What follows belongs to an exercise in optimizing a design on an open flow for a short achievable clock period and few clock cycles; a production flow would make more cautious choices.
RTL that was checked went through simulation tests only; none was proved equivalent to the original.
Not every run is shown, and edits may drop behaviour that the tests do not exercise.
Only the layout flow was run in runs 2 and 6; the RTL was not checked for function there.

<file path="design.v">
module modular_square_simple
   #(
     parameter int MOD_LEN = 32
    )
   (
    input logic                   clk,
    input logic                   reset,
    input logic                   start,
    input logic [MOD_LEN-1:0]     sq_in,
    output logic [MOD_LEN-1:0]    sq_out,
    output logic                  valid
   );
   localparam [MOD_LEN-1:0] MODULUS = 32'd3113120051;
   logic [MOD_LEN-1:0]            cur_sq_in;
   logic [MOD_LEN*2-1:0]          squared;
   logic [MOD_LEN-1:0]            sq_out_comb;
   localparam  [3:0]              PIPELINE_DEPTH = 1;
   logic [3:0]                    valid_count;
   logic                          running;
   logic                          valid_next;
   always_ff @(posedge clk) begin
      if(start) begin
         cur_sq_in <= sq_in;
      end else if(valid_next) begin
         cur_sq_in <= sq_out_comb;
      end
   end
   assign sq_out = valid ? cur_sq_in : {MOD_LEN{1'bx}};
   always_ff @(posedge clk) begin
      if(reset) begin
         running        <= 0;
         valid_count    <= 0;
      end else begin
         if(start || valid_next) begin
            running     <= 1;
            valid_count <= 0;
         end else begin
            valid_count <= valid_count + 1;
         end
      end
   end
   assign valid_next = running && (valid_count == PIPELINE_DEPTH-1);
   always_ff @(posedge clk) begin
      valid <= valid_next;
   end
   always_comb begin
      squared     = {{MOD_LEN{1'b0}}, cur_sq_in};
      squared     = squared * squared;
      squared     = squared % {{MOD_LEN{1'b0}}, MODULUS};
      sq_out_comb = squared[MOD_LEN-1:0];
   end
endmodule
</file>
<file path="run.sh">
#!/bin/bash
# synth_recipe.tcl (not shown) runs the flow's synth.tcl, then flattens the netlist and writes it again
# the make line also repeats each setting of config.mk as NAME=value (left out here)
make -C /OpenROAD-flow-scripts/flow DESIGN_CONFIG=/design/flow/config.mk WORK_HOME=/design/flow/orfs CLKGATE_MAP_FILE= SYNTH_SCRIPT=/design/flow/synth_recipe.tcl finish
</file>
<file path="config.mk">
export PLATFORM = sky130hd
export DESIGN_NAME = modular_square_simple
export DESIGN_NICKNAME = modular_square_simple
export VERILOG_FILES = /design/flow/design.v
export SDC_FILE = /design/flow/constraint.sdc
export NUM_CORES = 4
export LEC_CHECK = 0
export CAP_MARGIN = 20
export CORE_MARGIN = 2
export CORE_UTILIZATION = 25
export SLEW_MARGIN = 20
</file>
<file path="constraint.sdc">
create_clock -name core_clock -period 100.0 [get_ports {clk}]
set_input_delay 20.0000 -clock core_clock [delete_from_list [all_inputs] [get_ports {clk}]]
set_output_delay 20.0000 -clock core_clock [all_outputs]
set_load 0.01 [all_outputs]
</file>
Fig. 1: run 1, sequential cells grouped by signal name
The bar under the picture is 200 um long. Other sequential cells in the stronger grey, the rest of the logic in the fainter grey.
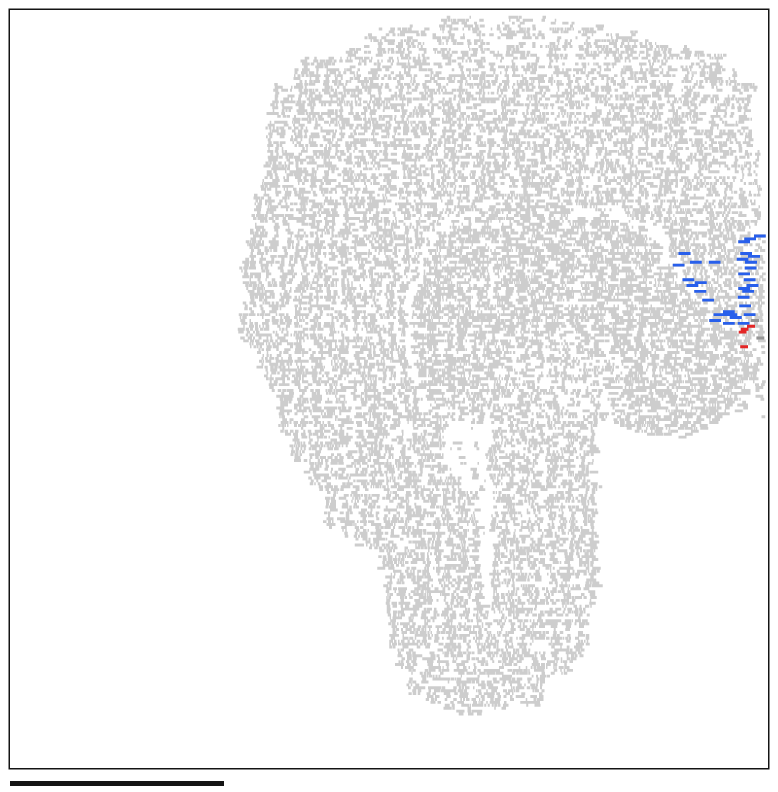
- `cur_sq_in`: blue (placed flops 32)
- `valid_count`: red (placed flops 4; where east)
fraction of area in registers: 0.860%
Post-Route Utilization: 25.5%
flip-flop and latch area: 1080 um2

Fig. 2: run 1, routed metal, one colour a layer
The bar under the picture is 200 um long.
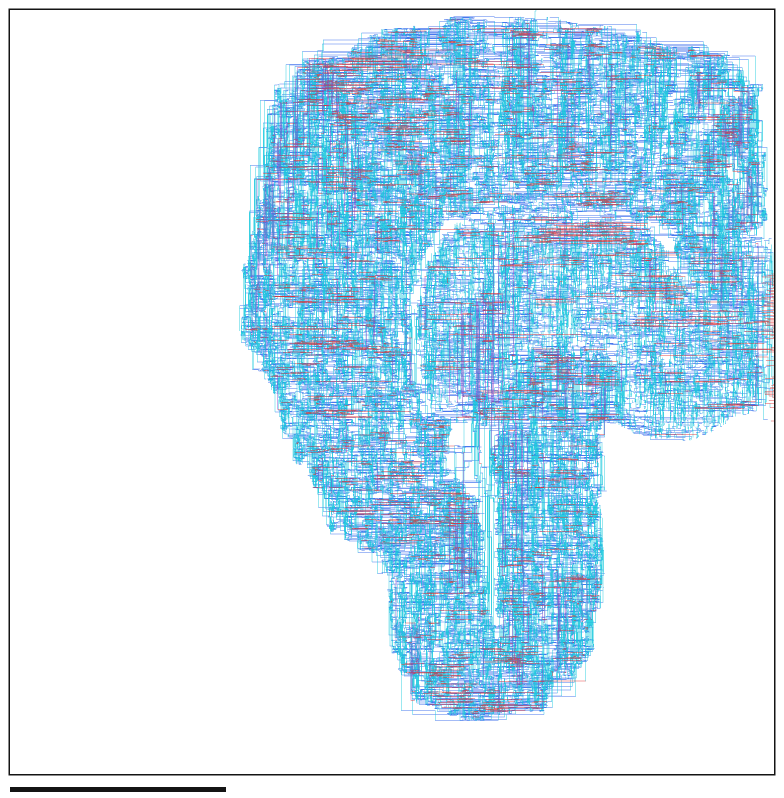
- M4: purple (wire length 13000 um)
- M3: red (wire length 27.5 mm)
- M2: cyan (wire length 204 mm)
- M1: blue (wire length 190 mm)
DR WL/cell: 20.2 um
vias: 119k
Total GRT Usage: 16.4%
final WL: 434000 um

Fig. 3: run 1, met1 routing
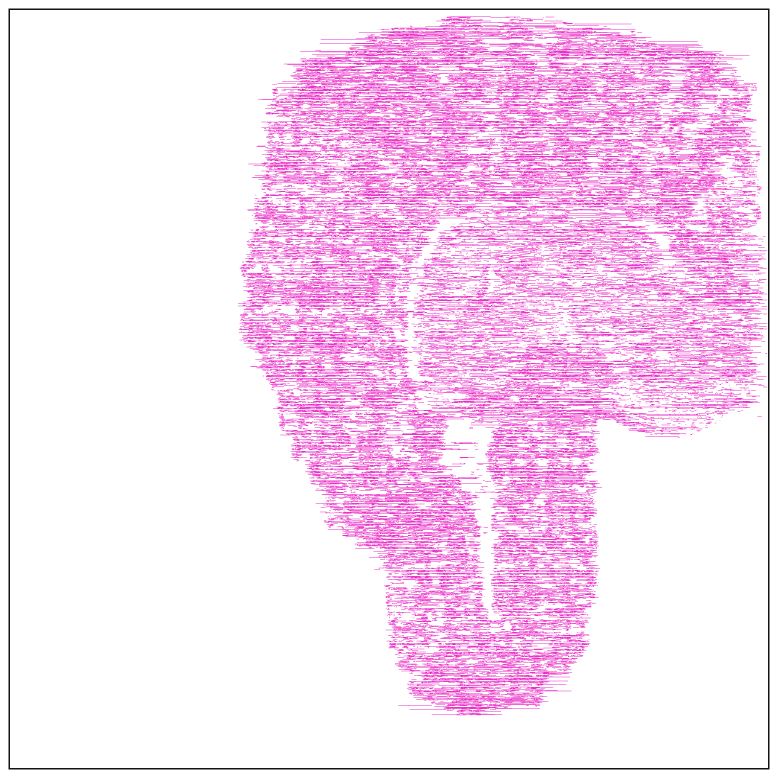
- main direction: horizontal
- longest straight run: 71.8 um
- nets with wire on the layer: 15518
- wire length on this layer: 190 mm

Fig. 4: run 1, placed cells, one colour a class
Fill, decap, tap and diode cells in grey.
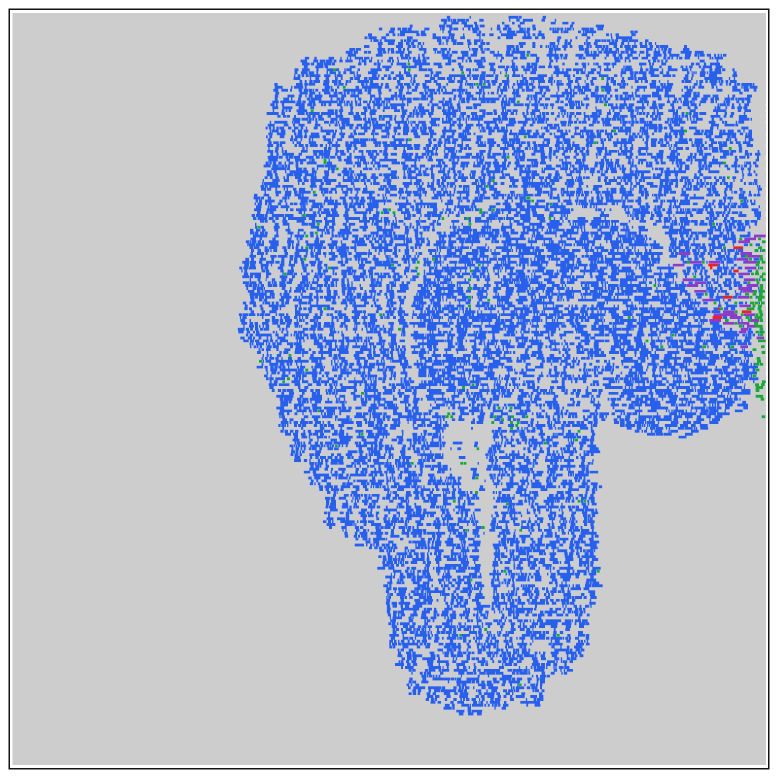
- registers: purple (cells 38)
- clock drivers and dummy loads: red (cells 8)
- remaining buffers and delay cells: green (cells 217)
- remaining logic cells: blue (cells 14746)

==> run notes, run 1 <==
* Slew Limit Fails at 0
* CTS Hold Bufs at 0
* Most frequent cells in the layout: 1497 x nand2_1, 1308 x inv_1, 1173 x nor2_1, 947 x xnor2_1, 802 x fa_1
* Hold_ws at approximately 470 ps
* Vias in the first global route at ~110k
* Max reg flops at 32
* Max layer used: met4
* Worst-Skew Late Latency at roughly 290 ps
* Pin count of the biggest net entering global routing at 71
* Simple-Gate Fraction of Synth Area at 27.2%
* Fraction of layout cells with a size suffix above 1 at slightly below 20%
* DRT antenna net count at 0
* Multi-input gate count at 13.4k
* RR Endpoint: cur_sq_in[11]
* Met3 routed WL at about 28000 um
* Clock Path Buffers at 2
* Most common cell on crit path: buf_4
* Max-Cap Viols at 0
* Largest cell class: multi-input gates
* Num sequential at 38
* Row Count at ~260
* Area grow syn2layout at 1.69%
* Async set or reset register ratio after synthesis at 0%
* CTS tree: yes
* Die H at approximately 710 um
* Status: timing/DRC/antenna clean
* Pre-CTS WS at 16730 ps
* Final period util at between 80% and 90%
* Required @ worst endpoint at 100040 ps
* Critical path startpoint category: register
* CP max stage delay at around 930 ps
* Port-buffer cells at between 60 and 70
* Inst Count DP at ~22k
* Hold Crit Depth at 1
* Non-Filler Instances at 21.5k
* GRT busiest layer: met2
* Hold Violations, Final at 0
* Max Freq at ~12 MHz
* Fillers at between 50k and 60k
* Fin nets at roughly 16k
* Vias/cell at between 5 and 6
* Worst slew pin tran at approximately 1200 ps
* Largest cells by area after synthesis: fa_1 13%, xnor2_1 6.8%, nand2_1 4.5%
* Tap cell count at ~6.5k
* Die X at around 700 um
* Worst Reg-to-Reg Cells at approximately 220
* Clk tree area frac at 0.119%
Testbench counts for the RTL of run 1, summed over its fixed seeds: cycles 2,080.
Fig. 5: run 1, the clock network
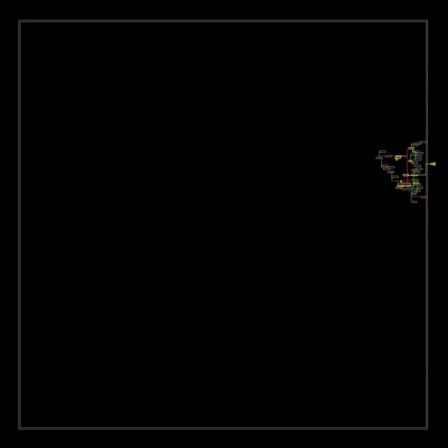

## Run 2: files that changed since run 1, shown whole
==> design.v <==
module modular_square_simple
   #(
     parameter int MOD_LEN = 32
    )
   (
    input logic                   clk,
    input logic                   reset,
    input logic                   start,
    input logic [MOD_LEN-1:0]     sq_in,
    output logic [MOD_LEN-1:0]    sq_out,
    output logic                  valid
   );
   localparam [32:0] MODULUS = 33'd3113120051;
   logic [31:0] cur_sq_in;
   logic        running;
   logic [63:0] sqr;
   logic [34:0] s1;
   logic [32:0] r;
   logic [33:0] r1, r2;
   logic [31:0] sq_out_comb;
   always_ff @(posedge clk) begin
      if (start)
         cur_sq_in <= sq_in;
      else if (running)
         cur_sq_in <= sq_out_comb;
   end
   assign sq_out = cur_sq_in;
   always_ff @(posedge clk) begin
      if (reset) begin
         running <= 1'b0;
         valid   <= 1'b0;
      end else begin
         if (start)
            running <= 1'b1;
         valid <= running;
      end
   end
   assign sqr = {32'd0, cur_sq_in} * {32'd0, cur_sq_in};
   logic [31:0] t0;
   always_comb begin
      case (sqr[35:32])
        4'd0: t0 = 32'd0;
        4'd1: t0 = 32'd1181847245;
        4'd2: t0 = 32'd2363694490;
        4'd3: t0 = 32'd432421684;
        4'd4: t0 = 32'd1614268929;
        4'd5: t0 = 32'd2796116174;
        4'd6: t0 = 32'd864843368;
        4'd7: t0 = 32'd2046690613;
        4'd8: t0 = 32'd115417807;
        4'd9: t0 = 32'd1297265052;
        4'd10: t0 = 32'd2479112297;
        4'd11: t0 = 32'd547839491;
        4'd12: t0 = 32'd1729686736;
        4'd13: t0 = 32'd2911533981;
        4'd14: t0 = 32'd980261175;
        4'd15: t0 = 32'd2162108420;
        default: t0 = 32'd0;
      endcase
   end
   logic [31:0] t1;
   always_comb begin
      case (sqr[39:36])
        4'd0: t1 = 32'd0;
        4'd1: t1 = 32'd230835614;
        4'd2: t1 = 32'd461671228;
        4'd3: t1 = 32'd692506842;
        4'd4: t1 = 32'd923342456;
        4'd5: t1 = 32'd1154178070;
        4'd6: t1 = 32'd1385013684;
        4'd7: t1 = 32'd1615849298;
        4'd8: t1 = 32'd1846684912;
        4'd9: t1 = 32'd2077520526;
        4'd10: t1 = 32'd2308356140;
        4'd11: t1 = 32'd2539191754;
        4'd12: t1 = 32'd2770027368;
        4'd13: t1 = 32'd3000862982;
        4'd14: t1 = 32'd118578545;
        4'd15: t1 = 32'd349414159;
        default: t1 = 32'd0;
      endcase
   end
   logic [31:0] t2;
   always_comb begin
      case (sqr[43:40])
        4'd0: t2 = 32'd0;
        4'd1: t2 = 32'd580249773;
        4'd2: t2 = 32'd1160499546;
        4'd3: t2 = 32'd1740749319;
        4'd4: t2 = 32'd2320999092;
        4'd5: t2 = 32'd2901248865;
        4'd6: t2 = 32'd368378587;
        4'd7: t2 = 32'd948628360;
        4'd8: t2 = 32'd1528878133;
        4'd9: t2 = 32'd2109127906;
        4'd10: t2 = 32'd2689377679;
        4'd11: t2 = 32'd156507401;
        4'd12: t2 = 32'd736757174;
        4'd13: t2 = 32'd1317006947;
        4'd14: t2 = 32'd1897256720;
        4'd15: t2 = 32'd2477506493;
        default: t2 = 32'd0;
      endcase
   end
   logic [31:0] t3;
   always_comb begin
      case (sqr[47:44])
        4'd0: t3 = 32'd0;
        4'd1: t3 = 32'd3057756266;
        4'd2: t3 = 32'd3002392481;
        4'd3: t3 = 32'd2947028696;
        4'd4: t3 = 32'd2891664911;
        4'd5: t3 = 32'd2836301126;
        4'd6: t3 = 32'd2780937341;
        4'd7: t3 = 32'd2725573556;
        4'd8: t3 = 32'd2670209771;
        4'd9: t3 = 32'd2614845986;
        4'd10: t3 = 32'd2559482201;
        4'd11: t3 = 32'd2504118416;
        4'd12: t3 = 32'd2448754631;
        4'd13: t3 = 32'd2393390846;
        4'd14: t3 = 32'd2338027061;
        4'd15: t3 = 32'd2282663276;
        default: t3 = 32'd0;
      endcase
   end
   logic [31:0] t4;
   always_comb begin
      case (sqr[51:48])
        4'd0: t4 = 32'd0;
        4'd1: t4 = 32'd2227299491;
        4'd2: t4 = 32'd1341478931;
        4'd3: t4 = 32'd455658371;
        4'd4: t4 = 32'd2682957862;
        4'd5: t4 = 32'd1797137302;
        4'd6: t4 = 32'd911316742;
        4'd7: t4 = 32'd25496182;
        4'd8: t4 = 32'd2252795673;
        4'd9: t4 = 32'd1366975113;
        4'd10: t4 = 32'd481154553;
        4'd11: t4 = 32'd2708454044;
        4'd12: t4 = 32'd1822633484;
        4'd13: t4 = 32'd936812924;
        4'd14: t4 = 32'd50992364;
        4'd15: t4 = 32'd2278291855;
        default: t4 = 32'd0;
      endcase
   end
   logic [31:0] t5;
   always_comb begin
      case (sqr[55:52])
        4'd0: t5 = 32'd0;
        4'd1: t5 = 32'd1392471295;
        4'd2: t5 = 32'd2784942590;
        4'd3: t5 = 32'd1064293834;
        4'd4: t5 = 32'd2456765129;
        4'd5: t5 = 32'd736116373;
        4'd6: t5 = 32'd2128587668;
        4'd7: t5 = 32'd407938912;
        4'd8: t5 = 32'd1800410207;
        4'd9: t5 = 32'd79761451;
        4'd10: t5 = 32'd1472232746;
        4'd11: t5 = 32'd2864704041;
        4'd12: t5 = 32'd1144055285;
        4'd13: t5 = 32'd2536526580;
        4'd14: t5 = 32'd815877824;
        4'd15: t5 = 32'd2208349119;
        default: t5 = 32'd0;
      endcase
   end
   logic [31:0] t6;
   always_comb begin
      case (sqr[59:56])
        4'd0: t6 = 32'd0;
        4'd1: t6 = 32'd487700363;
        4'd2: t6 = 32'd975400726;
        4'd3: t6 = 32'd1463101089;
        4'd4: t6 = 32'd1950801452;
        4'd5: t6 = 32'd2438501815;
        4'd6: t6 = 32'd2926202178;
        4'd7: t6 = 32'd300782490;
        4'd8: t6 = 32'd788482853;
        4'd9: t6 = 32'd1276183216;
        4'd10: t6 = 32'd1763883579;
        4'd11: t6 = 32'd2251583942;
        4'd12: t6 = 32'd2739284305;
        4'd13: t6 = 32'd113864617;
        4'd14: t6 = 32'd601564980;
        4'd15: t6 = 32'd1089265343;
        default: t6 = 32'd0;
      endcase
   end
   logic [31:0] t7;
   always_comb begin
      case (sqr[63:60])
        4'd0: t7 = 32'd0;
        4'd1: t7 = 32'd1576965706;
        4'd2: t7 = 32'd40811361;
        4'd3: t7 = 32'd1617777067;
        4'd4: t7 = 32'd81622722;
        4'd5: t7 = 32'd1658588428;
        4'd6: t7 = 32'd122434083;
        4'd7: t7 = 32'd1699399789;
        4'd8: t7 = 32'd163245444;
        4'd9: t7 = 32'd1740211150;
        4'd10: t7 = 32'd204056805;
        4'd11: t7 = 32'd1781022511;
        4'd12: t7 = 32'd244868166;
        4'd13: t7 = 32'd1821833872;
        4'd14: t7 = 32'd285679527;
        4'd15: t7 = 32'd1862645233;
        default: t7 = 32'd0;
      endcase
   end
   logic [31:0] t8;
   always_comb begin
      case (s1[34:32])
        3'd0: t8 = 32'd0;
        3'd1: t8 = 32'd1181847245;
        3'd2: t8 = 32'd2363694490;
        3'd3: t8 = 32'd432421684;
        3'd4: t8 = 32'd1614268929;
        3'd5: t8 = 32'd2796116174;
        3'd6: t8 = 32'd864843368;
        3'd7: t8 = 32'd2046690613;
        default: t8 = 32'd0;
      endcase
   end
   assign s1 = {3'd0, sqr[31:0]} + {3'd0, t0} + {3'd0, t1} + {3'd0, t2} + {3'd0, t3}
             + {3'd0, t4} + {3'd0, t5} + {3'd0, t6} + {3'd0, t7};
   assign r  = {1'b0, s1[31:0]} + {1'b0, t8};
   assign r1 = {1'b0, r} - {1'b0, MODULUS};
   assign r2 = {1'b0, r} - {MODULUS, 1'b0};
   assign sq_out_comb = !r2[33] ? r2[31:0] : !r1[33] ? r1[31:0] : r[31:0];
endmodule
Fig. 6: run 2, the clock network
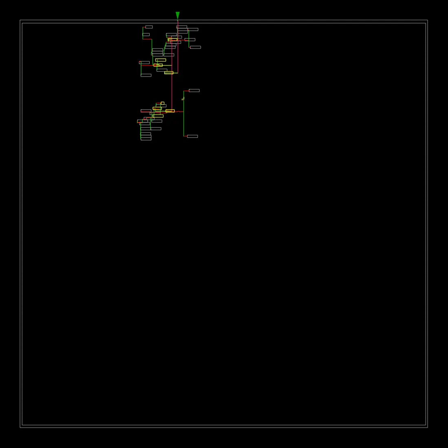
CTS Buf Count: 5
Clock buffer cells: 5

Fig. 7: run 2, nets reached from selected ports
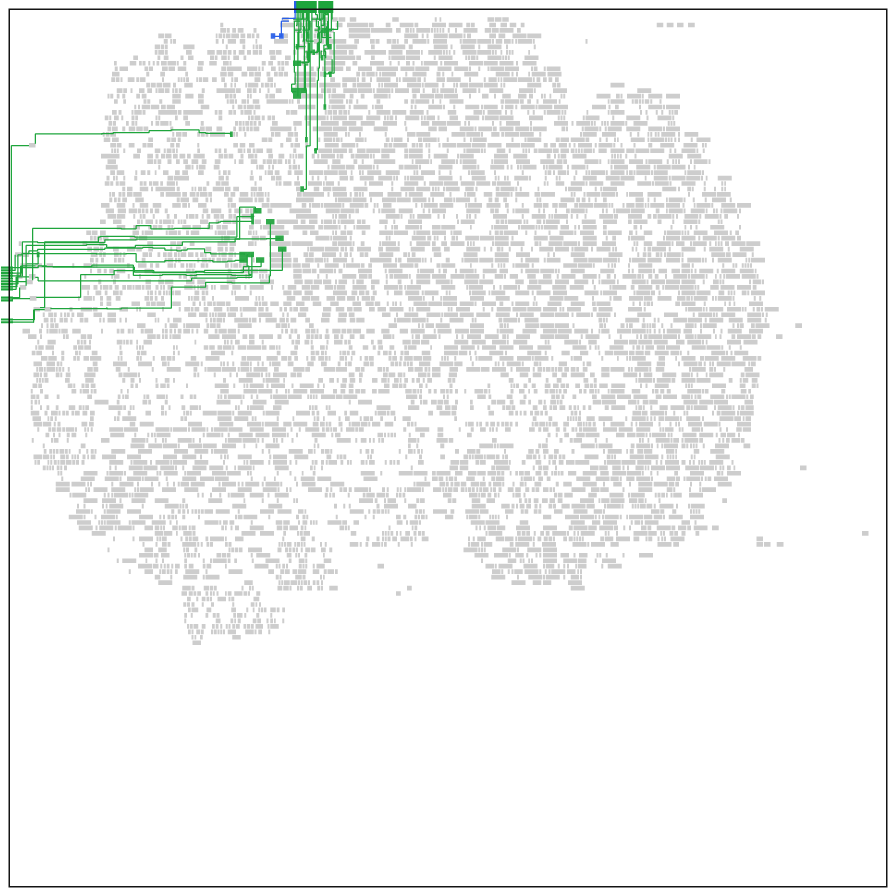
- `reset`: blue (direction input; end cells 2; buffers 1; wire 26.0 um)
- `sq_in`: green (direction input; end cells 32; buffers 32; wire 2590 um)
Port-buffer cells: 67
# IOs: 68

Fig. 8: run 2, met1 routing
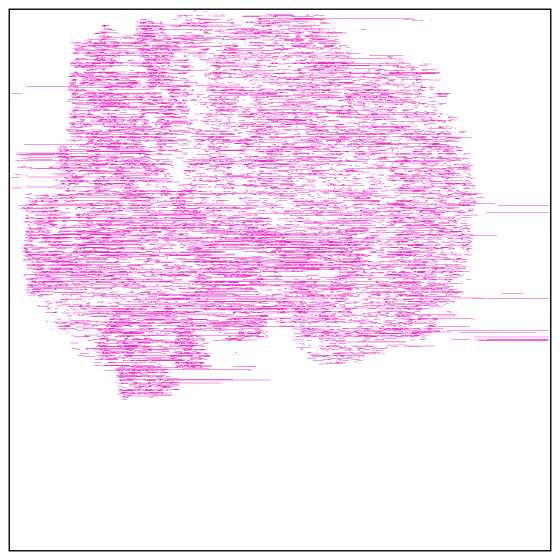
- main direction: horizontal
- share of all routed wire: 44%
- longest straight run: 115 um

==> run notes, run 2 <==
* Status: timing/DRC/antenna clean
* Area grow syn2layout at 7.97%
* Multi-input gate count at 3907 (-71%)
* Hold Violations, Final at 0 (unchanged)
* DRT antenna net count at 0 (unchanged)
* Simple-Gate Fraction of Synth Area at 13.6% (-14 points)
* Die H at 436 um (-38%)
* Pin count of the biggest net entering global routing at 48 (-32%)
* CTS Hold Bufs at 0 (unchanged)
* CP max stage delay at 700 ps (-230 ps)
* Largest cells by area after synthesis: fa_1 44%, ha_1 12%, inv_1 9.5%
* RR Endpoint: cur_sq_in[6]
* Hold_ws at 460 ps (-15.0 ps)
* Hold Crit Depth at 1 (unchanged)
* Worst slew pin tran at 1000 ps (-196 ps)
* DR WL/cell at 19.8 um (-1.7%)
* Inst Count DP at 7761 (-64%)
* Fillers at 20.0k (-63%)
* Required @ worst endpoint at 80000 ps (-20040 ps)
* Most frequent cells in the layout: 1186 x inv_1, 1016 x fa_1, 514 x nand2_1, 436 x ha_1, 262 x a21oi_1
* Pre-CTS WS at 78130 ps (+61400 ps)
* Tap cell count at 2480 (-62%)
* Fin nets at 6775 (-58%)
* Num sequential at 34 (-11%)
* Max reg flops at 32 (unchanged)
* Die X at 436 um (-38%)
* Clock Path Buffers at 2 (unchanged)
* Final period util at 22.0% (-63 points)
* Max layer used: met4
* Largest cell class: multi-input gates
* Max-Cap Viols at 0 (unchanged)
* Vias at 37.2k (-69%)
* Worst Reg-to-Reg Cells at 72 (-67%)
Fig. 9: run 2, placed cells, one colour a class
Fill, decap, tap and diode cells in grey.
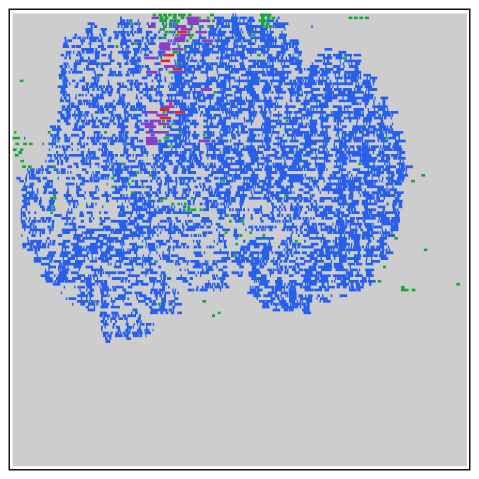

## Run 3: large edit since run 2, in outline
design.v: 235 -> 5176 lines; modules unchanged: 0
  modular_square_simple: edited, 235 -> 5176 lines
==> flow/run.sh (new file) <==
#!/bin/bash
set -o pipefail
export BUFFER_PORTS_ARGS="-buffer_cell sky130_fd_sc_hd__buf_6"
export PRE_DETAIL_PLACE_TCL="$PWD/flow/pre_dp.tcl"
bash standard.sh > standard.log 2>&1
==> flow/pre_dp.tcl (new file) <==
# Before detailed placement: the result flip-flops drive the sq_out port
# buffers directly; give them the stronger dfxtp_2 (same function).
foreach i [get_cells {cur_sq*}] {
  if {[get_property $i ref_name] eq "sky130_fd_sc_hd__dfxtp_1"} {
    replace_cell $i sky130_fd_sc_hd__dfxtp_2
  }
}
==> standard.sh (new file) <==
#!/bin/bash
# synth_recipe.tcl (not shown) runs the flow's synth.tcl, then flattens the netlist and writes it again
# the make line also repeats each setting of config.mk as NAME=value (left out here)
make -C /OpenROAD-flow-scripts/flow DESIGN_CONFIG=/design/flow/config.mk WORK_HOME=/design/flow/orfs CLKGATE_MAP_FILE= SYNTH_SCRIPT=/design/flow/synth_recipe.tcl "${@:-finish}"
removed: run.sh
Fig. 10: run 3, placed cells, one colour a class
Fill, decap, tap and diode cells in grey.
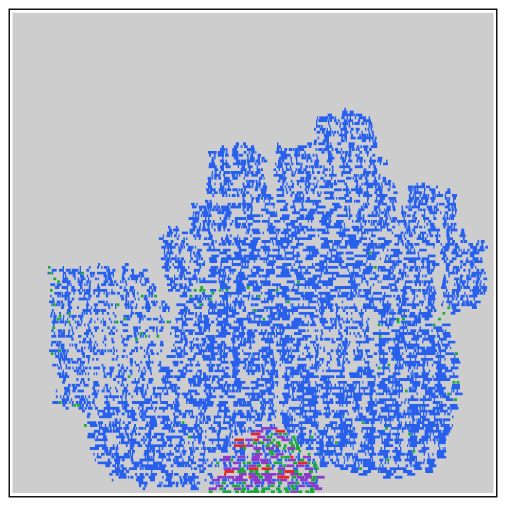
- remaining buffers and delay cells: green (cells 167)
- registers: purple (cells 66)
- remaining logic cells: blue (cells 6722)
- clock drivers and dummy loads: red (cells 16)
Post-Route Utilization: 26.8%
CORE AREA: 207000 um2
fraction of area in registers: 2.46%
final instance area: 55300 um2

Fig. 11: run 3, met1 routing
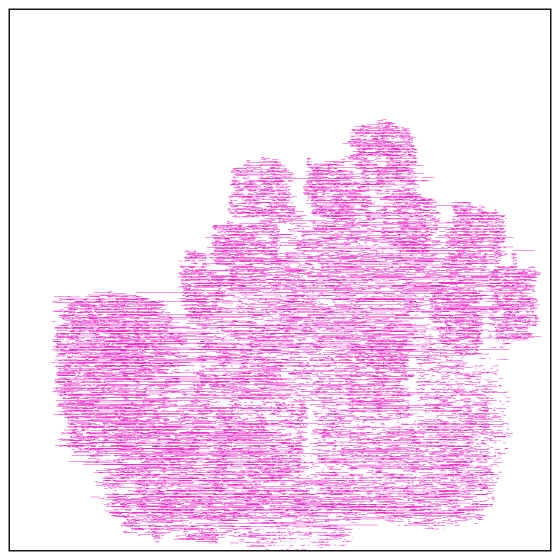
- main direction: horizontal
- share of all routed wire: 39%
- nets with wire on the layer: 7653
- longest straight run: 130 um
- wire length on this layer: 91.9 mm
met1 GRT Util: 28.4%
vias: 53.7k

Fig. 12: run 3, the clock network
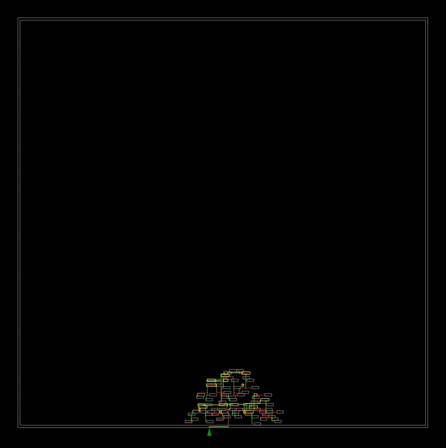
Worst-Skew Late Latency: 330 ps
Clock Skew: 8.82 ps
num sequential: 66
Clock buffer cells: 11

==> run notes, run 3 <==
* Max layer used: met5
* DRT antenna net count at 0 (unchanged)
* Max-Cap Viols at 0 (unchanged)
* RR Endpoint: cur_sq[24]
* Tap cell count at 2704 (+9.0%)
* CTS Hold Bufs at 0 (unchanged)
* Status: timing/DRC/antenna clean
* Worst slew pin tran at 1260 ps (+263 ps)
* Multi-input gate count at 5657 (+45%)
* Fillers at 22.6k (+13%)
* Final period util at 20.8% (-1.2 points)
* DR WL/cell at 24.6 um (+24%)
* Worst Reg-to-Reg Cells at 49 (-32%)
* Largest cells by area after synthesis: fa_1 33%, inv_1 7.6%, ha_1 6.8%
* Hold Crit Depth at 2 (+1)
* Largest cell class: multi-input gates
* # IOs at 68 (unchanged)
* Pre-CTS WS at 79180 ps (+1050 ps)
* Clock Path Buffers at 2 (unchanged)
* Die X at 460 um (+5.5%)
* Hold_ws at 469 ps (+9.01 ps)
* CP max stage delay at 360 ps (-340 ps)
* Most frequent cells in the layout: 1050 x inv_1, 912 x nor2_1, 866 x nand2_1, 830 x fa_1, 633 x a21oi_1
* Fin nets at 8130 (+20%)
* Pin count of the biggest net entering global routing at 84 (+75%)
* Simple-Gate Fraction of Synth Area at 18.5% (+4.9 points)
Testbench counts for the RTL of run 3, summed over its fixed seeds: cycles 2,080.
==> run 3 -> run 4 <==
==> run.sh (new file) <==
#!/bin/bash
# synth_recipe.tcl (not shown) runs the flow's synth.tcl, then flattens the netlist and writes it again
# the make line also repeats each setting of config.mk as NAME=value (left out here)
make -C /OpenROAD-flow-scripts/flow DESIGN_CONFIG=/design/flow/config.mk WORK_HOME=/design/flow/orfs CLKGATE_MAP_FILE= SYNTH_SCRIPT=/design/flow/synth_recipe.tcl finish
--- a/config.mk
+++ b/config.mk
@@ -8,4 +8,4 @@
 export CAP_MARGIN = 20
 export CORE_MARGIN = 2
 export CORE_UTILIZATION = 25
-export SLEW_MARGIN = 20
+export SLEW_MARGIN = 90
removed: flow/run.sh
removed: flow/pre_dp.tcl
removed: standard.sh
==> run notes, run 4 <==
* # Post-CTS Setup Buffers at 0
* #FFs+latches synth at 66
* Clock Sinks at between 60 and 70
* Clock root buffer: clkbuf_16
* Largest cells by area after synthesis: fa_1 33%, inv_1 7.6%, ha_1 6.8%
* Status: did not finish
* Seq/Total Area, Yosys at 2.55%
* Mux cell area share after synthesis at ~1.4%
* EDFF count, synth at 0
* Simple-Gate Fraction of Synth Area at 18.5% (unchanged)
* Pin count of the biggest net entering global routing at 34
* Post-synth top area share at about a third
* Synthesized cell area at between 50000 and 60000 um2
* Routability cong. at slightly above 1
* Most frequent cell after synthesis: inv_1
* CTS Buf Count at 9
* Last stage: global routing (5_1_grt)
* Compound-Gate Fraction of Synth Area at between 20 and 25%
* Area leader, netlist: fa_1
* # IOs at 68 (unchanged)
* Synthesized instance count at between 7k and 8k
* Inst Count DP at between 15k and 20k
* Row Count at around 170
* Pre-CTS WS at 35700 ps (-43480 ps)
* Adder-Cell Fraction of Synth Area at between 30% and 40%
* Port-buffer cells at 67
* Synth unique cells at between 100 and 150
* Error msg: [ERROR GRT-0116] Global routing finished with congestion. Check the congestion regions in the DRC Viewer.
* Initial Util at about a quarter
* Placed Area at around 130000 um2
* Clock Path Buffers at 2 (unchanged)
* Die X at 460 um (unchanged)
* Die H at approximately 460 um
* Syn_nets at around 8.4k
* CTS Hold Bufs at 0 (unchanged)
==> run 4 -> run 5 <==
--- a/config.mk
+++ b/config.mk
@@ -8,4 +8,4 @@
 export CAP_MARGIN = 20
 export CORE_MARGIN = 2
 export CORE_UTILIZATION = 25
-export SLEW_MARGIN = 90
+export SLEW_MARGIN = 20
Fig. 13: run 5, nets reached from selected ports
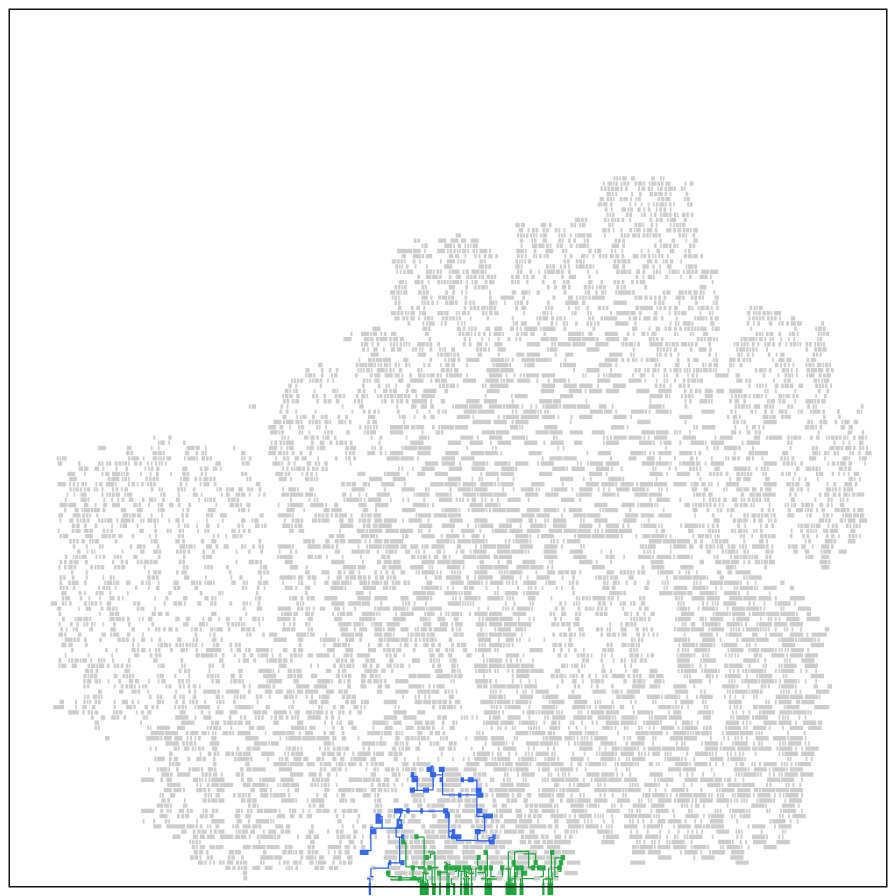
- `reset`: blue (direction input; end cells 35; buffers 2; wire 305 um)
- `sq_in`: green (direction input; end cells 32; buffers 32; wire 562 um)

Fig. 14: run 5, the clock network
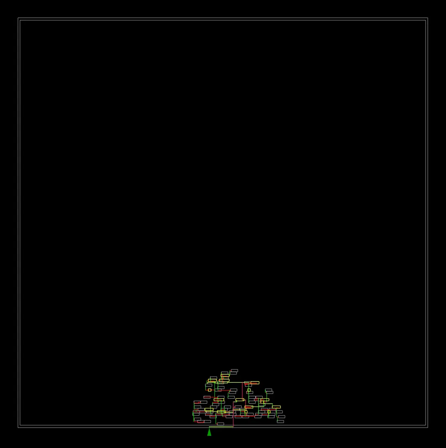
Clock Skew: 5.45 ps
Clock buffer cells: 9
CTS Buf Count: 9
Clock Sinks: 66

==> run notes, run 5 <==
* Status: timing/DRC/antenna clean
* Mux cell area share after synthesis at 1.37% (unchanged)
* Met3 routed WL at about 22000 um
* Largest cells by area after synthesis: fa_1 33%, inv_1 7.6%, ha_1 6.8%
* #FFs+latches synth at 66 (unchanged)
* # Post-CTS Setup Buffers at 0 (unchanged)
* EDFF count, synth at 0 (unchanged)
* Initial Util at 25.1% (unchanged)
* Syn_nets at 8439 (unchanged)
* Compound-Gate Fraction of Synth Area at 24.2% (unchanged)
* Footprint of the multi-input gates at 44800 um2
* Clock root buffer: clkbuf_16
* Synth unique cells at 101 (unchanged)
* CORE AREA at between 200000 and 250000 um2
* Adder-Cell Fraction of Synth Area at 39.5% (unchanged)
* Row Count at 167 (unchanged)
* Die H at 460 um (unchanged)
* Multi-input gate count at about 5.7k
* Seq/Total Area, Yosys at 2.55% (unchanged)
* Pin count of the biggest net entering global routing at slightly above 90
* Pre-CTS WS at 78580 ps (+42890 ps)
* Placed Area at 55000 um2 (-58%)
* Post-synth top area share at 32.6% (unchanged)
* Simple-Gate Fraction of Synth Area at 18.5% (unchanged)
* Synthesized instance count at 7275 (unchanged)
* Die X at 460 um (unchanged)
* Most frequent cell after synthesis: inv_1
* # IOs at 68 (unchanged)
* Fillers at ~23k
Fig. 15: run 5, routed metal, one colour a layer
The bar under the picture is 100 um long.
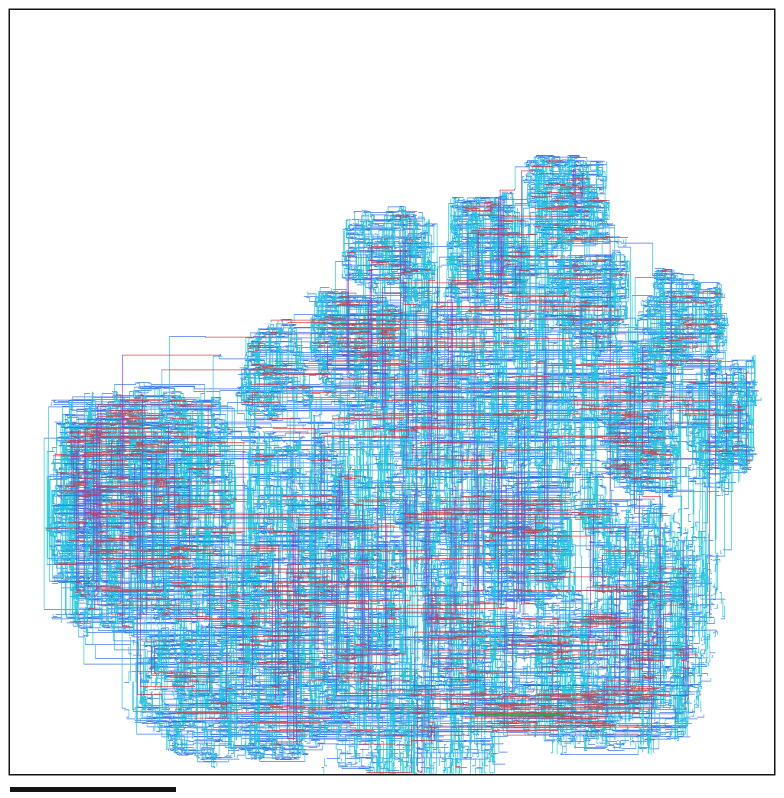
- M5: green (wire length 52.4 um)
- M2: cyan (wire length 111 mm)
- M1: blue (wire length 98.7 mm)
- M4: purple (wire length 13300 um)
- M3: red (wire length 22.1 mm)

Fig. 16: run 5, met1 routing
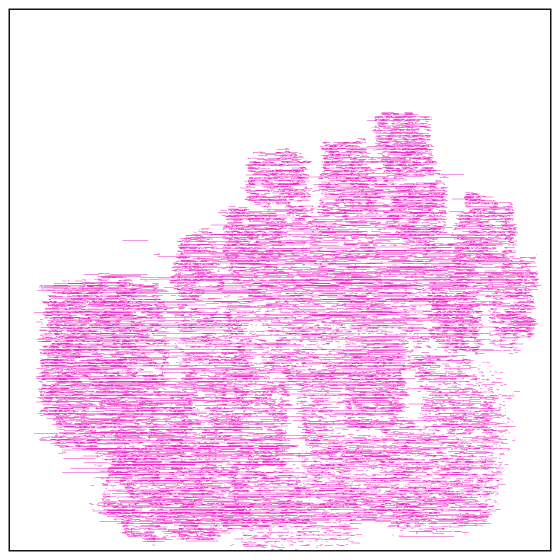

==> run 5 -> run 6 <==
--- a/design.v
+++ b/design.v
@@ -11,15 +11,17 @@
     output logic                  valid
    );
    logic [31:0] in_q;       
+   logic        start_q;    
    logic [31:0] cur_sq;     
    logic        running;
    logic [31:0] y;          
    logic [31:0] sq_next;    
    always_ff @(posedge clk) begin
-      in_q   <= start ? sq_in : 32'd0;
-      cur_sq <= reset ? 32'd0 : sq_next;
+      in_q    <= sq_in;
+      start_q <= start;
+      cur_sq  <= sq_next;
    end
-   assign y      = cur_sq | in_q;
+   assign y      = start_q ? in_q : cur_sq;
    assign sq_out = cur_sq;
    always_ff @(posedge clk) begin
       if (reset) begin
@@ -4877,300 +4879,60 @@
         default: tf10 = 32'd0;
       endcase
    end
-   logic [31:0] la, lb;
-   assign la = {s2063, s2061, s2059, s2057, s2055, s2053, s2051, s2049, s2047, s2045, s2043, s2041, s2039, s2037, s2035, s2033, s2031, s2029, s2027, s2025, s2023, s2021, s2019, s2017, s2015, s2013, s2011, s2009, s2007, s2005, s2003, s2001};
-   assign lb = {c2062, c2060, c2058, c2056, c2054, c2052, c2050, c2048, c2046, c2044, c2042, c2040, c2038, c2036, c2034, c2032, c2030, c2028, c2026, c2024, c2022, c2020, c2018, c2016, c2014, c2012, c2010, c2008, c2006, c2004, c2002, tf10[0]};
-   logic [34:0] d0, x0, m0, r0;
+   logic [35:0] va, vb, vsum;
+   assign va = {1'b0, c2000, s2067, s2065, s2063, s2061, s2059, s2057, s2055, s2053, s2051, s2049, s2047, s2045, s2043, s2041, s2039, s2037, s2035, s2033, s2031, s2029, s2027, s2025, s2023, s2021, s2019, s2017, s2015, s2013, s2011, s2009, s2007, s2005, s2003, s2001};
+   assign vb = {1'b0, c2068, c2066, c2064, c2062, c2060, c2058, c2056, c2054, c2052, c2050, c2048, c2046, c2044, c2042, c2040, c2038, c2036, c2034, c2032, c2030, c2028, c2026, c2024, c2022, c2020, c2018, c2016, c2014, c2012, c2010, c2008, c2006, c2004, c2002, tf10[0]};
+   assign vsum = va + vb;
+   logic [33:0] d0, r0;
    always_comb begin
-      case ({c2068, c2066, c2064, c2000, s2067, s2065})
-        6'd0: d0 = 35'h000000000;
-        6'd1: d0 = 35'h046718ecd;
-        6'd2: d0 = 35'h08ce31d9a;
-        6'd3: d0 = 35'h019c63b34;
-        6'd4: d0 = 35'h06037ca01;
-        6'd5: d0 = 35'h0a6a958ce;
-        6'd6: d0 = 35'h0338c7668;
-        6'd7: d0 = 35'h079fe0535;
-        6'd8: d0 = 35'h046718ecd;
-        6'd9: d0 = 35'h08ce31d9a;
-        6'd10: d0 = 35'h019c63b34;
-        6'd11: d0 = 35'h06037ca01;
-        6'd12: d0 = 35'h0a6a958ce;
-        6'd13: d0 = 35'h0338c7668;
-        6'd14: d0 = 35'h079fe0535;
-        6'd15: d0 = 35'h006e122cf;
-        6'd16: d0 = 35'h08ce31d9a;
-        6'd17: d0 = 35'h019c63b34;
-        6'd18: d0 = 35'h06037ca01;
-        6'd19: d0 = 35'h0a6a958ce;
-        6'd20: d0 = 35'h0338c7668;
-        6'd21: d0 = 35'h079fe0535;
-        6'd22: d0 = 35'h006e122cf;
-        6'd23: d0 = 35'h04d52b19c;
-        6'd24: d0 = 35'h019c63b34;
-        6'd25: d0 = 35'h06037ca01;
-        6'd26: d0 = 35'h0a6a958ce;
-        6'd27: d0 = 35'h0338c7668;
-        6'd28: d0 = 35'h079fe0535;
-        6'd29: d0 = 35'h006e122cf;
-        6'd30: d0 = 35'h04d52b19c;
-        6'd31: d0 = 35'h093c44069;
-        6'd32: d0 = 35'h06037ca01;
-        6'd33: d0 = 35'h0a6a958ce;
-        6'd34: d0 = 35'h0338c7668;
-        6'd35: d0 = 35'h079fe0535;
-        6'd36: d0 = 35'h006e122cf;
-        6'd37: d0 = 35'h04d52b19c;
-        6'd38: d0 = 35'h093c44069;
-        6'd39: d0 = 35'h020a75e03;
-        6'd40: d0 = 35'h0a6a958ce;
-        6'd41: d0 = 35'h0338c7668;
-        6'd42: d0 = 35'h079fe0535;
-        6'd43: d0 = 35'h006e122cf;
-        6'd44: d0 = 35'h04d52b19c;
-        6'd45: d0 = 35'h093c44069;
-        6'd46: d0 = 35'h020a75e03;
-        6'd47: d0 = 35'h06718ecd0;
-        6'd48: d0 = 35'h0338c7668;
-        6'd49: d0 = 35'h079fe0535;
-        6'd50: d0 = 35'h006e122cf;
-        6'd51: d0 = 35'h04d52b19c;
-        6'd52: d0 = 35'h093c44069;
-        6'd53: d0 = 35'h020a75e03;
-        6'd54: d0 = 35'h06718ecd0;
-        6'd55: d0 = 35'h0ad8a7b9d;
-        6'd56: d0 = 35'h079fe0535;
-        6'd57: d0 = 35'h006e122cf;
-        6'd58: d0 = 35'h04d52b19c;
-        6'd59: d0 = 35'h093c44069;
-        6'd60: d0 = 35'h020a75e03;
-        6'd61: d0 = 35'h06718ecd0;
-        6'd62: d0 = 35'h0ad8a7b9d;
-        6'd63: d0 = 35'h03a6d9937;
-        default: d0 = 35'h0;
+      case (vsum[35:32])
+        4'd0: d0 = 34'h000000000;
+        4'd1: d0 = 34'h046718ecd;
+        4'd2: d0 = 34'h08ce31d9a;
+        4'd3: d0 = 34'h019c63b34;
+        4'd4: d0 = 34'h06037ca01;
+        4'd5: d0 = 34'h0a6a958ce;
+        4'd6: d0 = 34'h0338c7668;
+        4'd7: d0 = 34'h079fe0535;
+        4'd8: d0 = 34'h006e122cf;
+        4'd9: d0 = 34'h04d52b19c;
+        default: d0 = 34'h000000000;
       endcase
    end
-   assign x0 = {3'd0, la} ^ {3'd0, lb} ^ d0;
-   assign m0 = {(({2'd0, la} & {2'd0, lb}) | ({2'd0, la} & d0[33:0]) | ({2'd0, lb} & d0[33:0])), 1'b0};
-   assign r0 = x0 + m0;
-   logic [34:0] d1, x1, m1, r1;
+   assign r0 = {2'b00, vsum[31:0]} + d0;
+   logic [33:0] d1, r1;
    always_comb begin
-      case ({c2068, c2066, c2064, c2000, s2067, s2065})
-        6'd0: d1 = 35'h746718ecd;
-        6'd1: d1 = 35'h78ce31d9a;
-        6'd2: d1 = 35'h7d354ac67;
-        6'd3: d1 = 35'h76037ca01;
-        6'd4: d1 = 35'h7a6a958ce;
-        6'd5: d1 = 35'h7ed1ae79b;
-        6'd6: d1 = 35'h779fe0535;
-        6'd7: d1 = 35'h7c06f9402;
-        6'd8: d1 = 35'h78ce31d9a;
-        6'd9: d1 = 35'h7d354ac67;
-        6'd10: d1 = 35'h76037ca01;
-        6'd11: d1 = 35'h7a6a958ce;
-        6'd12: d1 = 35'h7ed1ae79b;
-        6'd13: d1 = 35'h779fe0535;
-        6'd14: d1 = 35'h7c06f9402;
-        6'd15: d1 = 35'h74d52b19c;
-        6'd16: d1 = 35'h7d354ac67;
-        6'd17: d1 = 35'h76037ca01;
-        6'd18: d1 = 35'h7a6a958ce;
-        6'd19: d1 = 35'h7ed1ae79b;
-        6'd20: d1 = 35'h779fe0535;
-        6'd21: d1 = 35'h7c06f9402;
-        6'd22: d1 = 35'h74d52b19c;
-        6'd23: d1 = 35'h793c44069;
-        6'd24: d1 = 35'h76037ca01;
-        6'd25: d1 = 35'h7a6a958ce;
-        6'd26: d1 = 35'h7ed1ae79b;
-        6'd27: d1 = 35'h779fe0535;
-        6'd28: d1 = 35'h7c06f9402;
-        6'd29: d1 = 35'h74d52b19c;
-        6'd30: d1 = 35'h793c44069;
-        6'd31: d1 = 35'h7da35cf36;
-        6'd32: d1 = 35'h7a6a958ce;
-        6'd33: d1 = 35'h7ed1ae79b;
-        6'd34: d1 = 35'h779fe0535;
-        6'd35: d1 = 35'h7c06f9402;
-        6'd36: d1 = 35'h74d52b19c;
-        6'd37: d1 = 35'h793c44069;
-        6'd38: d1 = 35'h7da35cf36;
-        6'd39: d1 = 35'h76718ecd0;
-        6'd40: d1 = 35'h7ed1ae79b;
-        6'd41: d1 = 35'h779fe0535;
-        6'd42: d1 = 35'h7c06f9402;
-        6'd43: d1 = 35'h74d52b19c;
-        6'd44: d1 = 35'h793c44069;
-        6'd45: d1 = 35'h7da35cf36;
-        6'd46: d1 = 35'h76718ecd0;
-        6'd47: d1 = 35'h7ad8a7b9d;
-        6'd48: d1 = 35'h779fe0535;
-        6'd49: d1 = 35'h7c06f9402;
-        6'd50: d1 = 35'h74d52b19c;
-        6'd51: d1 = 35'h793c44069;
-        6'd52: d1 = 35'h7da35cf36;
-        6'd53: d1 = 35'h76718ecd0;
-        6'd54: d1 = 35'h7ad8a7b9d;
-        6'd55: d1 = 35'h7f3fc0a6a;
-        6'd56: d1 = 35'h7c06f9402;
-        6'd57: d1 = 35'h74d52b19c;
-        6'd58: d1 = 35'h793c44069;
-        6'd59: d1 = 35'h7da35cf36;
-        6'd60: d1 = 35'h76718ecd0;
-        6'd61: d1 = 35'h7ad8a7b9d;
-        6'd62: d1 = 35'h7f3fc0a6a;
-        6'd63: d1 = 35'h780df2804;
-        default: d1 = 35'h0;
+      case (vsum[35:32])
+        4'd0: d1 = 34'h346718ecd;
+        4'd1: d1 = 34'h38ce31d9a;
+        4'd2: d1 = 34'h3d354ac67;
+        4'd3: d1 = 34'h36037ca01;
+        4'd4: d1 = 34'h3a6a958ce;
+        4'd5: d1 = 34'h3ed1ae79b;
+        4'd6: d1 = 34'h379fe0535;
+        4'd7: d1 = 34'h3c06f9402;
+        4'd8: d1 = 34'h34d52b19c;
+        4'd9: d1 = 34'h393c44069;
+        default: d1 = 34'h346718ecd;
       endcase
    end
-   assign x1 = {3'd0, la} ^ {3'd0, lb} ^ d1;
-   assign m1 = {(({2'd0, la} & {2'd0, lb}) | ({2'd0, la} & d1[33:0]) | ({2'd0, lb} & d1[33:0])), 1'b0};
-   assign r1 = x1 + m1;
-   logic [34:0] d2, x2, m2, r2;
+   assign r1 = {2'b00, vsum[31:0]} + d1;
+   logic [33:0] d2, r2;
    always_comb begin
-      case ({c2068, c2066, c2064, c2000, s2067, s2065})
-        6'd0: d2 = 35'h68ce31d9a;
-        6'd1: d2 = 35'h6d354ac67;
-        6'd2: d2 = 35'h719c63b34;
-        6'd3: d2 = 35'h6a6a958ce;
-        6'd4: d2 = 35'h6ed1ae79b;
-        6'd5: d2 = 35'h7338c7668;
-        6'd6: d2 = 35'h6c06f9402;
-        6'd7: d2 = 35'h706e122cf;
-        6'd8: d2 = 35'h6d354ac67;
-        6'd9: d2 = 35'h719c63b34;
-        6'd10: d2 = 35'h6a6a958ce;
-        6'd11: d2 = 35'h6ed1ae79b;
-        6'd12: d2 = 35'h7338c7668;
-        6'd13: d2 = 35'h6c06f9402;
-        6'd14: d2 = 35'h706e122cf;
-        6'd15: d2 = 35'h693c44069;
-        6'd16: d2 = 35'h719c63b34;
-        6'd17: d2 = 35'h6a6a958ce;
-        6'd18: d2 = 35'h6ed1ae79b;
-        6'd19: d2 = 35'h7338c7668;
-        6'd20: d2 = 35'h6c06f9402;
-        6'd21: d2 = 35'h706e122cf;
-        6'd22: d2 = 35'h693c44069;
-        6'd23: d2 = 35'h6da35cf36;
-        6'd24: d2 = 35'h6a6a958ce;
-        6'd25: d2 = 35'h6ed1ae79b;
-        6'd26: d2 = 35'h7338c7668;
-        6'd27: d2 = 35'h6c06f9402;
-        6'd28: d2 = 35'h706e122cf;
-        6'd29: d2 = 35'h693c44069;
-        6'd30: d2 = 35'h6da35cf36;
-        6'd31: d2 = 35'h720a75e03;
-        6'd32: d2 = 35'h6ed1ae79b;
-        6'd33: d2 = 35'h7338c7668;
-        6'd34: d2 = 35'h6c06f9402;
-        6'd35: d2 = 35'h706e122cf;
-        6'd36: d2 = 35'h693c44069;
-        6'd37: d2 = 35'h6da35cf36;
-        6'd38: d2 = 35'h720a75e03;
-        6'd39: d2 = 35'h6ad8a7b9d;
-        6'd40: d2 = 35'h7338c7668;
-        6'd41: d2 = 35'h6c06f9402;
-        6'd42: d2 = 35'h706e122cf;
-        6'd43: d2 = 35'h693c44069;
-        6'd44: d2 = 35'h6da35cf36;
-        6'd45: d2 = 35'h720a75e03;
-        6'd46: d2 = 35'h6ad8a7b9d;
-        6'd47: d2 = 35'h6f3fc0a6a;
-        6'd48: d2 = 35'h6c06f9402;
-        6'd49: d2 = 35'h706e122cf;
-        6'd50: d2 = 35'h693c44069;
-        6'd51: d2 = 35'h6da35cf36;
-        6'd52: d2 = 35'h720a75e03;
-        6'd53: d2 = 35'h6ad8a7b9d;
-        6'd54: d2 = 35'h6f3fc0a6a;
-        6'd55: d2 = 35'h73a6d9937;
-        6'd56: d2 = 35'h706e122cf;
-        6'd57: d2 = 35'h693c44069;
-        6'd58: d2 = 35'h6da35cf36;
-        6'd59: d2 = 35'h720a75e03;
-        6'd60: d2 = 35'h6ad8a7b9d;
-        6'd61: d2 = 35'h6f3fc0a6a;
-        6'd62: d2 = 35'h73a6d9937;
-        6'd63: d2 = 35'h6c750b6d1;
-        default: d2 = 35'h0;
+      case (vsum[35:32])
+        4'd0: d2 = 34'h28ce31d9a;
+        4'd1: d2 = 34'h2d354ac67;
+        4'd2: d2 = 34'h319c63b34;
+        4'd3: d2 = 34'h2a6a958ce;
+        4'd4: d2 = 34'h2ed1ae79b;
+        4'd5: d2 = 34'h3338c7668;
+        4'd6: d2 = 34'h2c06f9402;
+        4'd7: d2 = 34'h306e122cf;
+        4'd8: d2 = 34'h293c44069;
+        4'd9: d2 = 34'h2da35cf36;
+        default: d2 = 34'h28ce31d9a;
       endcase
    end
-   assign x2 = {3'd0, la} ^ {3'd0, lb} ^ d2;
-   assign m2 = {(({2'd0, la} & {2'd0, lb}) | ({2'd0, la} & d2[33:0]) | ({2'd0, lb} & d2[33:0])), 1'b0};
-   assign r2 = x2 + m2;
-   logic [34:0] d3, x3, m3, r3;
-   always_comb begin
-      case ({c2068, c2066, c2064, c2000, s2067, s2065})
-        6'd0: d3 = 35'h5d354ac67;
-        6'd1: d3 = 35'h619c63b34;
-        6'd2: d3 = 35'h66037ca01;
-        6'd3: d3 = 35'h5ed1ae79b;
-        6'd4: d3 = 35'h6338c7668;
-        6'd5: d3 = 35'h679fe0535;
-        6'd6: d3 = 35'h606e122cf;
-        6'd7: d3 = 35'h64d52b19c;
-        6'd8: d3 = 35'h619c63b34;
-        6'd9: d3 = 35'h66037ca01;
-        6'd10: d3 = 35'h5ed1ae79b;
-        6'd11: d3 = 35'h6338c7668;
-        6'd12: d3 = 35'h679fe0535;
-        6'd13: d3 = 35'h606e122cf;
-        6'd14: d3 = 35'h64d52b19c;
-        6'd15: d3 = 35'h5da35cf36;
-        6'd16: d3 = 35'h66037ca01;
-        6'd17: d3 = 35'h5ed1ae79b;
-        6'd18: d3 = 35'h6338c7668;
-        6'd19: d3 = 35'h679fe0535;
-        6'd20: d3 = 35'h606e122cf;
-        6'd21: d3 = 35'h64d52b19c;
-        6'd22: d3 = 35'h5da35cf36;
-        6'd23: d3 = 35'h620a75e03;
-        6'd24: d3 = 35'h5ed1ae79b;
-        6'd25: d3 = 35'h6338c7668;
-        6'd26: d3 = 35'h679fe0535;
-        6'd27: d3 = 35'h606e122cf;
-        6'd28: d3 = 35'h64d52b19c;
-        6'd29: d3 = 35'h5da35cf36;
-        6'd30: d3 = 35'h620a75e03;
-        6'd31: d3 = 35'h66718ecd0;
-        6'd32: d3 = 35'h6338c7668;
-        6'd33: d3 = 35'h679fe0535;
-        6'd34: d3 = 35'h606e122cf;
-        6'd35: d3 = 35'h64d52b19c;
-        6'd36: d3 = 35'h5da35cf36;
-        6'd37: d3 = 35'h620a75e03;
-        6'd38: d3 = 35'h66718ecd0;
-        6'd39: d3 = 35'h5f3fc0a6a;
-        6'd40: d3 = 35'h679fe0535;
-        6'd41: d3 = 35'h606e122cf;
-        6'd42: d3 = 35'h64d52b19c;
-        6'd43: d3 = 35'h5da35cf36;
-        6'd44: d3 = 35'h620a75e03;
-        6'd45: d3 = 35'h66718ecd0;
-        6'd46: d3 = 35'h5f3fc0a6a;
-        6'd47: d3 = 35'h63a6d9937;
-        6'd48: d3 = 35'h606e122cf;
-        6'd49: d3 = 35'h64d52b19c;
-        6'd50: d3 = 35'h5da35cf36;
-        6'd51: d3 = 35'h620a75e03;
-        6'd52: d3 = 35'h66718ecd0;
-        6'd53: d3 = 35'h5f3fc0a6a;
-        6'd54: d3 = 35'h63a6d9937;
-        6'd55: d3 = 35'h680df2804;
-        6'd56: d3 = 35'h64d52b19c;
-        6'd57: d3 = 35'h5da35cf36;
-        6'd58: d3 = 35'h620a75e03;
-        6'd59: d3 = 35'h66718ecd0;
-        6'd60: d3 = 35'h5f3fc0a6a;
-        6'd61: d3 = 35'h63a6d9937;
-        6'd62: d3 = 35'h680df2804;
-        6'd63: d3 = 35'h60dc2459e;
-        default: d3 = 35'h0;
-      endcase
-   end
-   assign x3 = {3'd0, la} ^ {3'd0, lb} ^ d3;
-   assign m3 = {(({2'd0, la} & {2'd0, lb}) | ({2'd0, la} & d3[33:0]) | ({2'd0, lb} & d3[33:0])), 1'b0};
-   assign r3 = x3 + m3;
-   assign sq_next = !r3[34] ? r3[31:0] : !r2[34] ? r2[31:0] : !r1[34] ? r1[31:0] : r0[31:0];
+   assign r2 = {2'b00, vsum[31:0]} + d2;
+   assign sq_next = !r2[33] ? r2[31:0] : !r1[33] ? r1[31:0] : r0[31:0];
 endmodule
Fig. 17: run 6, met1 routing
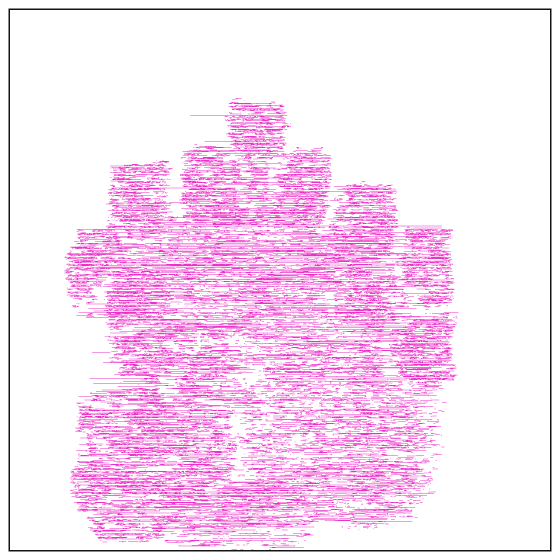
- share of all routed wire: 41%
- wire length on this layer: 72.1 mm
- nets with wire on the layer: 6362
- main direction: horizontal
- longest straight run: 83.3 um

Fig. 18: run 6, placed cells, one colour a class
Fill, decap, tap and diode cells in grey.
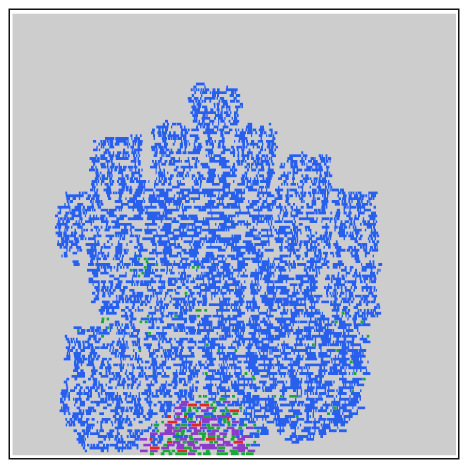
- clock drivers and dummy loads: red (cells 15)
- remaining buffers and delay cells: green (cells 150)
- remaining logic cells: blue (cells 5549)
- registers: purple (cells 67)

Fig. 19: run 6, the clock network
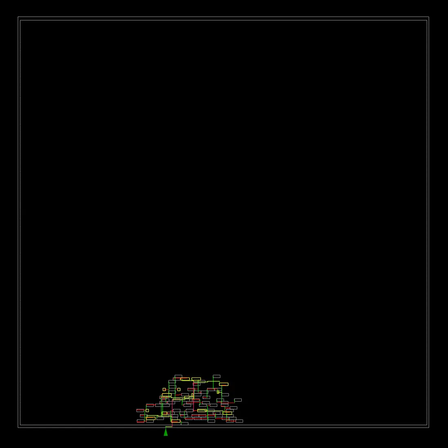
num sequential: 67
Clock Skew: 7.75 ps
Clock buffer cells: 11
Clock Sinks: 67

==> run notes, run 6 <==
* Worst slew pin tran at ~1000 ps
* Area leader, netlist: fa_1
* Port-buffer cells at between 60 and 70
* Inst Count DP at 8106
* Most frequent cell after synthesis: inv_1
* CORE AREA at 176000 um2 (-15%)
* Synth unique cells at 103 (+2.0%)
* Compound-Gate Fraction of Synth Area at 22.2% (-2.0 points)
* Post-synth top area share at 32.6% (-0.043 points)
* Top FF cell, synth: dfxtp_1
* Initial Util at 25.2% (+0.041 points)
* Clk tree area frac at less than 1%
* GRT overflow at 0
* Vias in the first global route at 41.0k
* Signal buffers at 150
* Seq/Total Area, Yosys at 3.02% (+0.48 points)
* Max-Cap Viols at 0
* Placed Area at 47200 um2 (-14%)
* Met3 routed WL at 16600 um (-25%)
* Mux cell area share after synthesis at 2.99% (+1.6 points)
* Pre-CTS WS at 79050 ps (+467 ps)
* Largest cells by area after synthesis: fa_1 33%, ha_1 7.6%, inv_1 7.2%
* Vias at 43.3k
* CTS Buf Count at 9 (unchanged)
* Synthesized instance count at 6008 (-17%)
* Multi-input gate count at 4684 (-17%)
* Adder-Cell Fraction of Synth Area at 40.3% (+0.79 points)
* Simple-Gate Fraction of Synth Area at 17.6% (-0.90 points)
* Status: timing/DRC/antenna clean
* Die H at 425 um (-7.5%)
* Footprint of the multi-input gates at 38400 um2 (-14%)
* CP startpoint: cur_sq[23]
* # Post-CTS Setup Buffers at 0 (unchanged)
* Wire length on met2 at roughly 80000 um
* Min Tclk post-route at 21310 ps
* Clock root buffer: clkbuf_16
* #FFs+latches synth at 67 (+1.5%)
* Clk slew on worst S/H paths at approximately 50 ps
* Fillers at 19.2k (-15%)
* Row Count at 154 (-7.8%)
* Antenna cell count at 1
* Max layer used: met5
* Syn_nets at 7033 (-17%)
* EDFF count, synth at 0 (unchanged)
* Pin count of the biggest net entering global routing at 80 (-13%)

## separate check: timing with driven ports
How much do the figures lean on ideal ports? The routed layouts below were timed once more, with nothing changed but the port constraints.
Step 1 (the two cells are an assumption about what drives the block):
set clk [get_ports {clk}]
set_driving_cell -lib_cell sky130_fd_sc_hd__clkbuf_16 $clk
set_driving_cell -lib_cell sky130_fd_sc_hd__buf_2 [delete_from_list [all_inputs] $clk]
Step 2 also shifts input and output timing later by t, the mid clock arrival at the registers, as if the neighbouring blocks saw the same clock.
a / b / c = no drivers / after step 1 / after step 2; a / b = the first two.
run | t (ns) | slack for setup (ns) | worst hold slack (ns) | cell pins on the clock port's net
run 1 | 0.323 | 15.112 / 15.112 / 15.112 | 0.475 / 0.475 / 0.475 | 1
run 2 | 0.324 | 77.991 / 77.955 / 78.084 | 0.460 / 0.460 / 0.460 | 1
run 3 | 0.355 | 79.195 / 79.165 / 79.111 | 0.469 / 0.469 / 0.469 | 1
run 5 | 0.362 | 78.679 / 78.646 / 78.539 | 0.460 / 0.460 / 0.460 | 1
run 6 | 0.362 | 78.693 / 78.662 / 79.024 | 0.488 / 0.488 / 0.488 | 1
After both steps every run listed still meets setup and hold. The setup slack of run 5, which loses most, moves by -0.033 ns with the drivers and by -0.140 ns with both steps.
